From an optimization exercise on the open Yosys and OpenROAD flow, aimed at small area, a short achievable clock period and few clock cycles per item; shortcuts taken in it are not production practice. Function was checked by simulation only, so behaviour that the tests miss may differ from the original. The series may have gaps, and a smaller design here may also do less where the tests do not look.

[flow/run.sh]
#!/bin/bash
# synth_recipe.tcl (not shown) runs the flow's synth.tcl, then flattens the netlist and writes it again
# the make line also repeats each setting of config.mk as NAME=value (left out here)
make -C /OpenROAD-flow-scripts/flow DESIGN_CONFIG=/design/flow/config.mk WORK_HOME=/design/flow/orfs CLKGATE_MAP_FILE= SYNTH_SCRIPT=/design/flow/synth_recipe.tcl finish
[flow/config.mk]
export PLATFORM = sky130hd
export DESIGN_NAME = lms_core
export DESIGN_NICKNAME = lms_core
export VERILOG_FILES = /design/flow/design.v
export SDC_FILE = /design/flow/constraint.sdc
export NUM_CORES = 4
export LEC_CHECK = 0
export CAP_MARGIN = 20
export CORE_MARGIN = 2
export CORE_UTILIZATION = 40
export SLEW_MARGIN = 20
[flow/constraint.sdc]
create_clock -name core_clock -period 8.0 [get_ports {clk}]
set_input_delay 1.6000 -clock core_clock [delete_from_list [all_inputs] [get_ports {clk}]]
set_output_delay 1.6000 -clock core_clock [all_outputs]
set_load 0.01 [all_outputs]
[flow/design.v]
`timescale 1ns / 1ps
module lms_core #(
    parameter WIDTH = 16,
    parameter FRAC  = 8
)(
    input wire clk,
    input wire rst,
    input wire start,
    input wire signed [WIDTH-1:0] x_in,
    input wire signed [WIDTH-1:0] d_in,
    output reg signed [WIDTH-1:0] y_out,
    output reg signed [WIDTH-1:0] e_out,
    output reg done
);
    localparam signed [WIDTH-1:0] MU_FIXED = 16'd2; 
    reg signed [WIDTH-1:0] w0, w1, w2, w3, w4, w5, w6, w7;
    reg signed [WIDTH-1:0] x0, x1, x2, x3, x4, x5, x6, x7;
    reg [4:0] bit_idx;       
    reg signed [31:0] acc;       
    reg signed [WIDTH-1:0] w_sum;  
    reg signed [WIDTH-1:0] slice_reg; 
    reg signed [31:0] slice_shifted;
    reg signed [WIDTH-1:0] term0, term1, term2, term3, term4, term5, term6, term7;
    reg [2:0] state;
    localparam IDLE = 0, CALC_OFFSET = 1, CALC_SLICE = 2, CALC_ACC = 3, CALC_E = 4, UPDATE_W = 5;
    function signed [WIDTH-1:0] fixed_mul;
        input signed [WIDTH-1:0] a, b;
        reg signed [2*WIDTH-1:0] res;
        begin
            res = a * b;
            fixed_mul = res >>> FRAC;
        end
    endfunction
    always @(posedge clk) begin
        if (rst) begin
            w0<=0; w1<=0; w2<=0; w3<=0; w4<=0; w5<=0; w6<=0; w7<=0;
            x0<=0; x1<=0; x2<=0; x3<=0; x4<=0; x5<=0; x6<=0; x7<=0;
            y_out <= 0; e_out <= 0; done <= 0;
            state <= IDLE;
        end else begin
            case (state)
                IDLE: begin
                    done <= 0;
                    if (start) begin
                        x7<=x6; x6<=x5; x5<=x4; x4<=x3; x3<=x2; x2<=x1; x1<=x0;
                        x0 <= x_in;
                        state <= CALC_OFFSET;
                    end
                end
                CALC_OFFSET: begin
                    w_sum = w0 + w1 + w2 + w3 + w4 + w5 + w6 + w7;
                    acc <= -w_sum; 
                    bit_idx <= 0; 
                    state <= CALC_SLICE;
                end
                CALC_SLICE: begin
                    if (bit_idx == WIDTH-1) begin
                         slice_reg <= (x0[bit_idx] ? -w0 : w0) + 
                                      (x1[bit_idx] ? -w1 : w1) + 
                                      (x2[bit_idx] ? -w2 : w2) + 
                                      (x3[bit_idx] ? -w3 : w3) + 
                                      (x4[bit_idx] ? -w4 : w4) + 
                                      (x5[bit_idx] ? -w5 : w5) + 
                                      (x6[bit_idx] ? -w6 : w6) + 
                                      (x7[bit_idx] ? -w7 : w7);
                    end else begin
                         slice_reg <= (x0[bit_idx] ? w0 : -w0) + 
                                      (x1[bit_idx] ? w1 : -w1) + 
                                      (x2[bit_idx] ? w2 : -w2) + 
                                      (x3[bit_idx] ? w3 : -w3) + 
                                      (x4[bit_idx] ? w4 : -w4) + 
                                      (x5[bit_idx] ? w5 : -w5) + 
                                      (x6[bit_idx] ? w6 : -w6) + 
                                      (x7[bit_idx] ? w7 : -w7);
                    end
                    state <= CALC_ACC;
                end
                CALC_ACC: begin
                    slice_shifted = {{16{slice_reg[15]}}, slice_reg};
                    acc <= acc + (slice_shifted <<< bit_idx);
                    if (bit_idx == WIDTH-1)
                        state <= CALC_E;
                    else begin
                        bit_idx <= bit_idx + 1;
                        state <= CALC_SLICE;
                    end
                end
                CALC_E: begin
                    y_out <= acc >>> 9;
                    e_out <= d_in - (acc >>> 9);
                    state <= UPDATE_W;
                end
                UPDATE_W: begin
                    term0 = fixed_mul(MU_FIXED, x0);
                    term1 = fixed_mul(MU_FIXED, x1);
                    term2 = fixed_mul(MU_FIXED, x2);
                    term3 = fixed_mul(MU_FIXED, x3);
                    term4 = fixed_mul(MU_FIXED, x4);
                    term5 = fixed_mul(MU_FIXED, x5);
                    term6 = fixed_mul(MU_FIXED, x6);
                    term7 = fixed_mul(MU_FIXED, x7);
                    if (e_out > 0) begin
                        w0 <= w0 + term0; w1 <= w1 + term1; w2 <= w2 + term2; w3 <= w3 + term3;
                        w4 <= w4 + term4; w5 <= w5 + term5; w6 <= w6 + term6; w7 <= w7 + term7;
                    end else if (e_out < 0) begin
                        w0 <= w0 - term0; w1 <= w1 - term1; w2 <= w2 - term2; w3 <= w3 - term3;
                        w4 <= w4 - term4; w5 <= w5 - term5; w6 <= w6 - term6; w7 <= w7 - term7;
                    end
                    done <= 1;
                    state <= IDLE;
                end
            endcase
        end
    end
endmodule
==> flow_summary.json, run 1 <==
{
  "synth_area_leader_cell": "dfxtp_1",
  "buf_share_pct": 2.801,
  "htreeDepth": 2,
  "slowest_delay_ps": 800,
  "finalCritPeriodShare_pct": 90.68,
  "finClkSkew_ps": 23.99,
  "period_minus_slack_ps": 7254,
  "rrSetupSlack_ps": 750,
  "end_kind": "register",
  "grtUsageTotal_pct": 23.31,
  "yosysWarningCount": 1,
  "avgSynthCellArea_um2": 8.025,
  "r2r_start": "bit_idx[0]",
  "synth_area_leaders": "dfxtp_1, fa_1, xnor2_1",
  "grtUsageMet3_pct": 2.197,
  "design.seq.count": 338,
  "syn_inst": 4365,
  "tap_cells": 1155,
  "clkbuf_count": 63,
  "stdcell_area_mm2": 0.03824,
  "nNetsFinal": 4851,
  "synth_xor_area_share_pct": 11.74,
  "met2_length_um": 49140,
  "crit_path_start": "bit_idx[0]",
  "die_y_um": 299.9,
  "r2r_cells": 24,
  "final_common_cell": "nand2_1",
  "cp_cell_sequence": "buf_12 > mux4_2 > mux4_2 > nor2b_1 > xnor2_1 > fa_1 > fa_1 > fa_1 > inv_1 > fa_1 > inv_1 > ha_1 > inv_1 > fa_1 > nor2b_1 > o21ai_0 > a21oi_1 > o21ai_0 > a21oi_1 > o21ai_0 > a21oi_1 > o41ai_1 > xor2_1 > mux2i_1",
  "drv_cap": 0,
  "synth_fa_ha_area_share_pct": 23.12,
  "start_util_pct": 40.38,
  "holdBufCountCts": 0,
  "drc": 0,
  "rows": 108,
  "setup_viol": 0,
  "post_cts.repair.setup_buffers": 0,
  "clock_latency_ps": 590,
  "multi_input_area_share_pct": 66.21,
  "fill_cells": 8808,
  "cts_tree": "yes",
  "drt_iter0_drc": 2332,
  "synth_seq_area_share_pct": 20.63,
  "crit_slowest_cell": "mux4_2",
  "cpMostUsedCell": "fa_1",
  "drt_pre_antenna_iters": 5,
  "area_growth_pct": 9.162,
  "fin_ws_ps": 745.5,
  "r2r_end": "slice_reg[14]",
  "grt_max_degree": 105,
  "crit_arrival_ps": 7570,
  "ys_top_cells_by_count": "nand2_1, a21oi_1, inv_1, xnor2_1, nor2_1",
  "worst_pin_slew_ps": 1114,
  "first_global_vias": 28720,
  "whs_ps": 452.4,
  "antenna_found_initial": 0,
  "multi_input_gates": 3352,
  "min_from": "x7[6]",
  "async_flop_share_pct": 0,
  "use_met1_pct": 31.79,
  "relSlewSlack_pct": 25.11,
  "synth_mux_area_share_pct": 4.690,
  "largest_class": "multi-input combinational cells",
  "largest_reg_flops": 25,
  "critical_path_class": "reg -> reg",
  "synthSimpleGateAreaFrac_pct": 17.90,
  "n_all_buffers": 118,
  "clock-sinks": 338,
  "ant_nets": 0,
  "dp_hpwl_um": 84920,
  "dr_wl_met3_um": 4965,
  "synth_top_area_share_pct": 16.69,
  "drt-met1-wl_um": 48050,
  "synth_area_mm2": 0.03503,
  "status": "complete, no violations"
}
Testbench counts for the RTL of run 1, summed over its fixed seeds: cycles 73,728, items 2,048.
Fig. 1: run 1, clock distribution
Scale bar: 100 um.
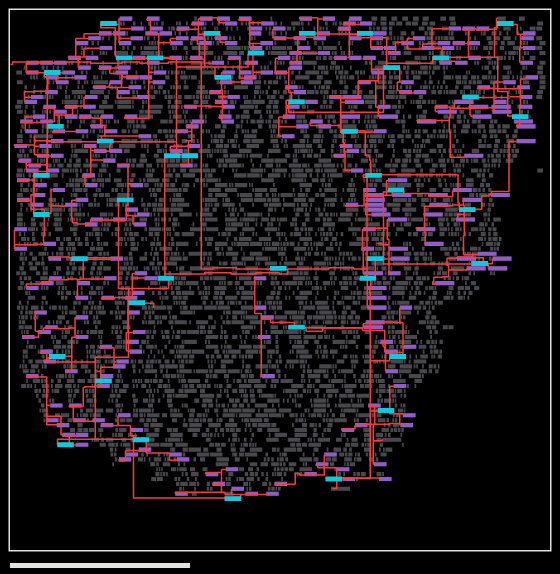
[cyan] cells driving clock nets | count: 42
[purple] flip-flops | count: 338
[red] clock wires | length: 5610 um
routed clock nets	43
flops lie	all over the die

Fig. 2: run 1, routing congestion
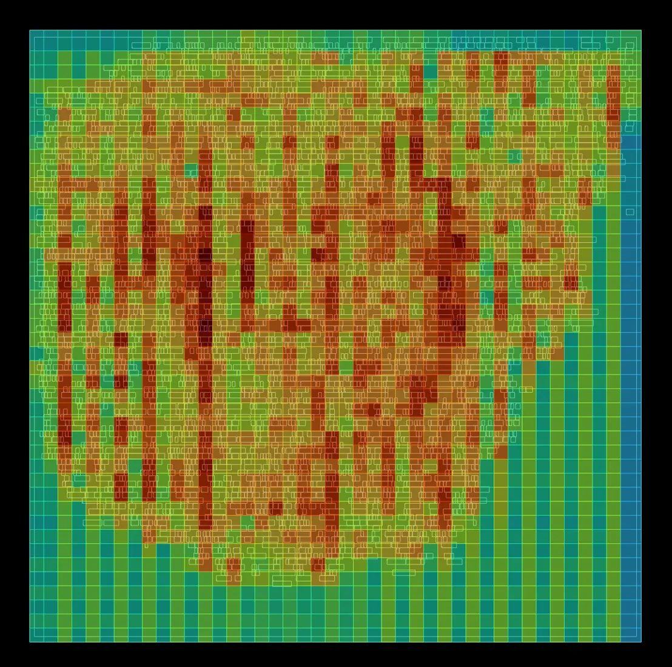
Final Util: 44.08%
WL/cell: 19.25 um

Fig. 3: run 1, wiring by layer
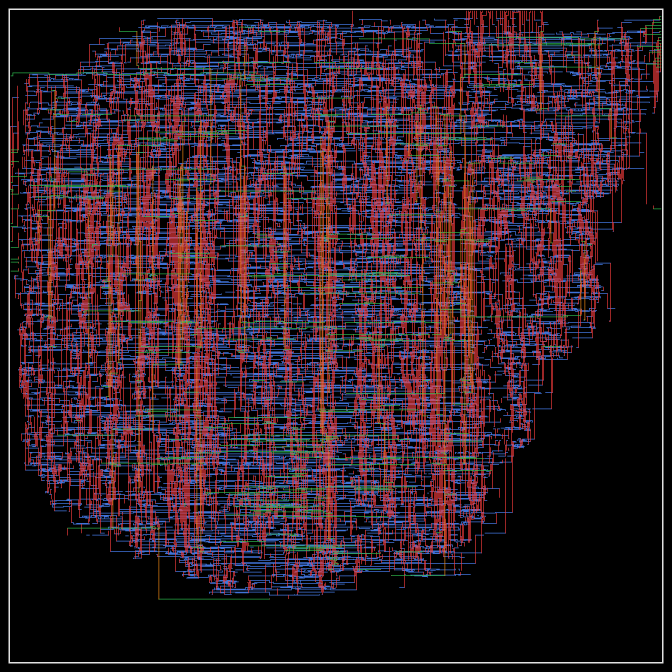
colour	layer	wire length
blue	met1	48.0 mm
orange	met4	4030 um
red	met2	49.1 mm
green	met3	4970 um

## Run 2: large edit since run 1, in outline
flow/design.v: 115 -> 2359 lines; modules unchanged: 0
  lms_core: edited, 114 -> 2358 lines
==> flow_summary.json, run 2 <==
{
  "status": "complete, no violations",
  "die_y_um": 369.0,
  "die_area_mm2": 0.1362,
  "dp_hpwl_um": 174900,
  "grtUsageTotal_pct": 30.87,
  "ys_ff_latch": 325,
  "avgSynthCellArea_um2": 8.876,
  "fill_cells": 12920,
  "path_max_fanout": 16,
  "cpMostUsedCell": "fa_1",
  "ant_nets": 0,
  "r2r_end": "acc_b[20]",
  "cp-start-kind": "register",
  "n_all_buffers": 280,
  "crit_arrival_ps": 8290,
  "fin_cells": 7812,
  "crit_required_ps": 8540,
  "synth_fa_ha_area_share_pct": 33.76,
  "drt-met1-wl_um": 88130,
  "grt_max_degree": 101,
  "nNetsFinal": 7135,
  "area_growth_pct": 10.29,
  "buf_share_pct": 3.940,
  "crit_slowest_cell": "mux2i_1",
  "r2r_start": "ph2",
  "drt_iter0_drc": 4191,
  "yosysWarningCount": 1,
  "placed_cell_area_mm2": 0.05714,
  "largest_class": "multi-input combinational cells",
  "met2_length_um": 91300,
  "synth_area_leaders": "fa_1, mux2i_1, dfxtp_1",
  "async_flop_share_pct": 0,
  "end_kind": "register",
  "drc": 0,
  "min_from": "ph1",
  "setup_viol": 0,
  "worst_pin_slew_ps": 1335,
  "post_cts.repair.setup_buffers": 0,
  "drv_cap": 0,
  "clock_latency_ps": 670,
  "holdBufCountCts": 0,
  "r2r_cells": 25,
  "finalCritPeriodShare_pct": 96.89,
  "final_core_util_pct": 44.60,
  "clk_share_pct": 2.759,
  "grtUsageMet3_pct": 6.694,
  "first_global_vias": 43280,
  "synth_area_leader_cell": "fa_1",
  "fin_ws_ps": 248.5,
  "whs_ps": 463.1,
  "tap_cells": 1755,
  "critical_path_class": "reg -> reg",
  "syn_inst": 6004,
  "synth_edf_count": 16,
  "relSlewSlack_pct": 10.87,
  "hold_path_end": "ph2",
  "synthSimpleGateAreaFrac_pct": 8.867,
  "synth_area_mm2": 0.05329,
  "start_util_pct": 40.44,
  "period_minus_slack_ps": 7751,
  "final_common_cell": "inv_1",
  "highest_layer": "met5",
  "stdcell_area_mm2": 0.05878,
  "synth_top_family_by_area": "adder cells",
  "synth_xor_area_share_pct": 12.37,
  "crit_path_start": "ph2",
  "drt_pre_antenna_iters": 6,
  "ys_top_cells_by_count": "inv_1, mux2i_1, xnor2_1, fa_1, ha_1",
  "synth_top_area_share_pct": 22.16,
  "synth_mux_area_share_pct": 13.11,
  "synth_seq_area_share_pct": 12.51,
  "clock-sinks": 325,
  "multi_input_gates": 4324,
  "finClkSkew_ps": 40.11,
  "cpLargestDelayFamily": "adder cells",
  "dr_wl_met3_um": 20240,
  "cts_tree": "yes",
  "rrSetupSlack_ps": 250,
  "design.seq.count": 325,
  "slowest_delay_ps": 630,
  "clkbuf_count": 56,
  "drt-wirelength-per-cell_um": 27.19,
  "antenna_found_initial": 7,
  "use_met1_pct": 40.52,
  "rows": 133,
  "htreeDepth": 2,
  "synth_nets": 7123,
  "multi_input_area_share_pct": 71.57
}
Testbench counts for the RTL of run 2, summed over its fixed seeds: cycles 6,144, items 2,048.
Fig. 4: run 2, met2 routing
Scale bar: 100 um.
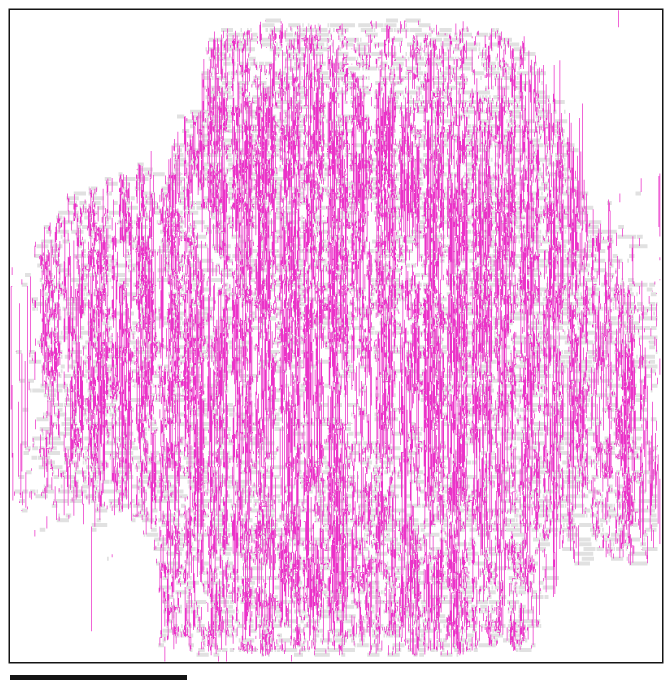
share of all routed wire	43%
longest straight run	140 um

Fig. 5: run 2, wiring by layer
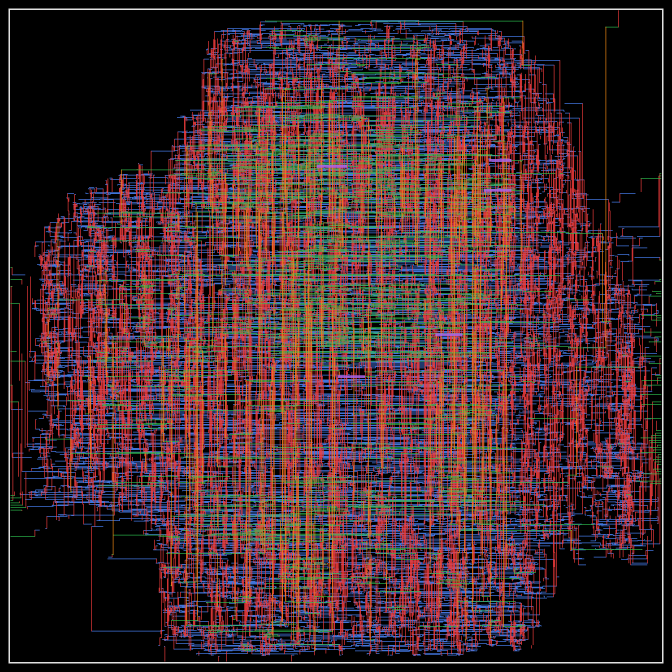
colour	layer	wire length
green	met3	20.2 mm
purple	met5	68.1 um
orange	met4	12700 um
red	met2	91.3 mm
blue	met1	88.1 mm

Fig. 6: run 2, close-up of the layout
Region (175, 175) to (195, 195) um. Cells in grey, sequential cells in the stronger grey; small squares are vias.
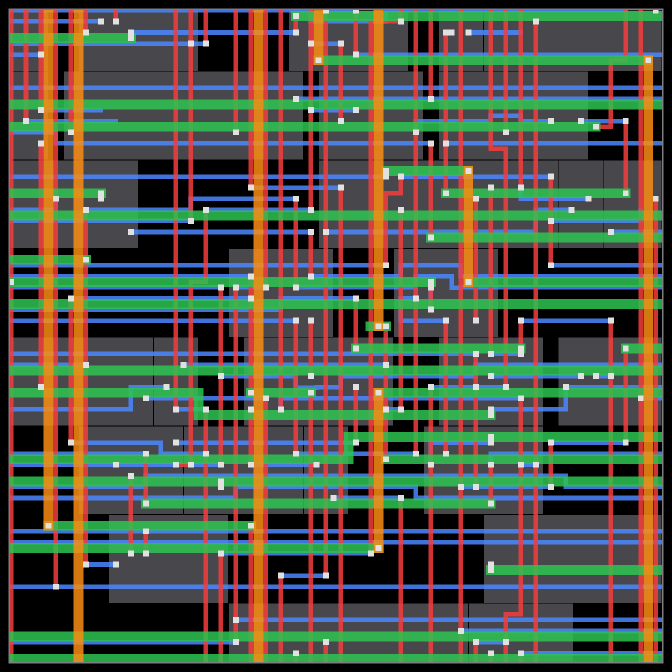
colour	layer
blue	met1
red	met2
orange	met4
green	met3
sequential cells in the window	0
most frequent	mux2i_1 (6), xnor2_1 (6), fa_1 (5)
cells with their middle in the window	25

Fig. 7: run 2, clock distribution
Scale bar: 100 um.
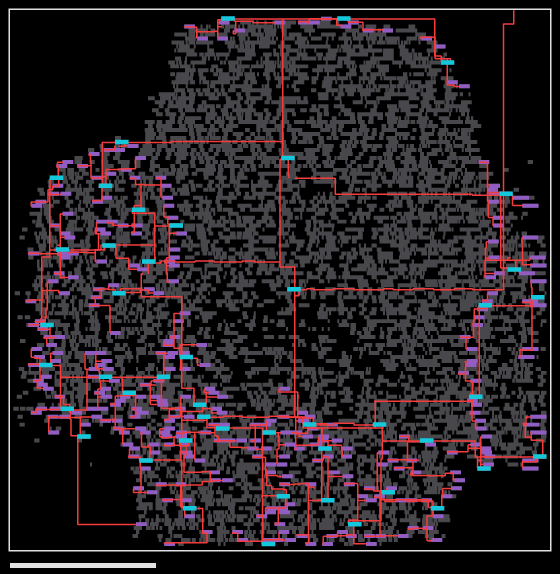
[red] clock wires | length: 6660 um
[purple] flip-flops | count: 325
[cyan] cells driving clock nets | count: 46
routed clock nets	47

==> separate check: timing with driven ports <==
The flow's constraints put no driver on any port. The routed layouts listed below were extracted and timed again, unchanged, in two steps.
Step 1 sets driving cells, clkbuf_16 on the clock port and buf_2 on the other inputs (assumed; they add their load-dependent delay and slew).
Step 2 moves the port delays by t, midway between the first and last clock arrival at a register: inputs arrive t later, outputs are due t later. That takes back most of the time a late clock gives input paths.
a / b / c = ideal ports / drivers / drivers and shift; a / b = the first two.
run	t, ns	setup WS [ns]	hold slack, ns	worst data-port slew with drivers (ns)
run 1	0.653	0.746 / 0.746 / 0.746	0.452 / 0.452 / 0.452	0.05
run 2	0.728	0.249 / 0.249 / 0.249	0.463 / 0.463 / 0.463	0.06
After both steps setup and hold are still met in every run listed.
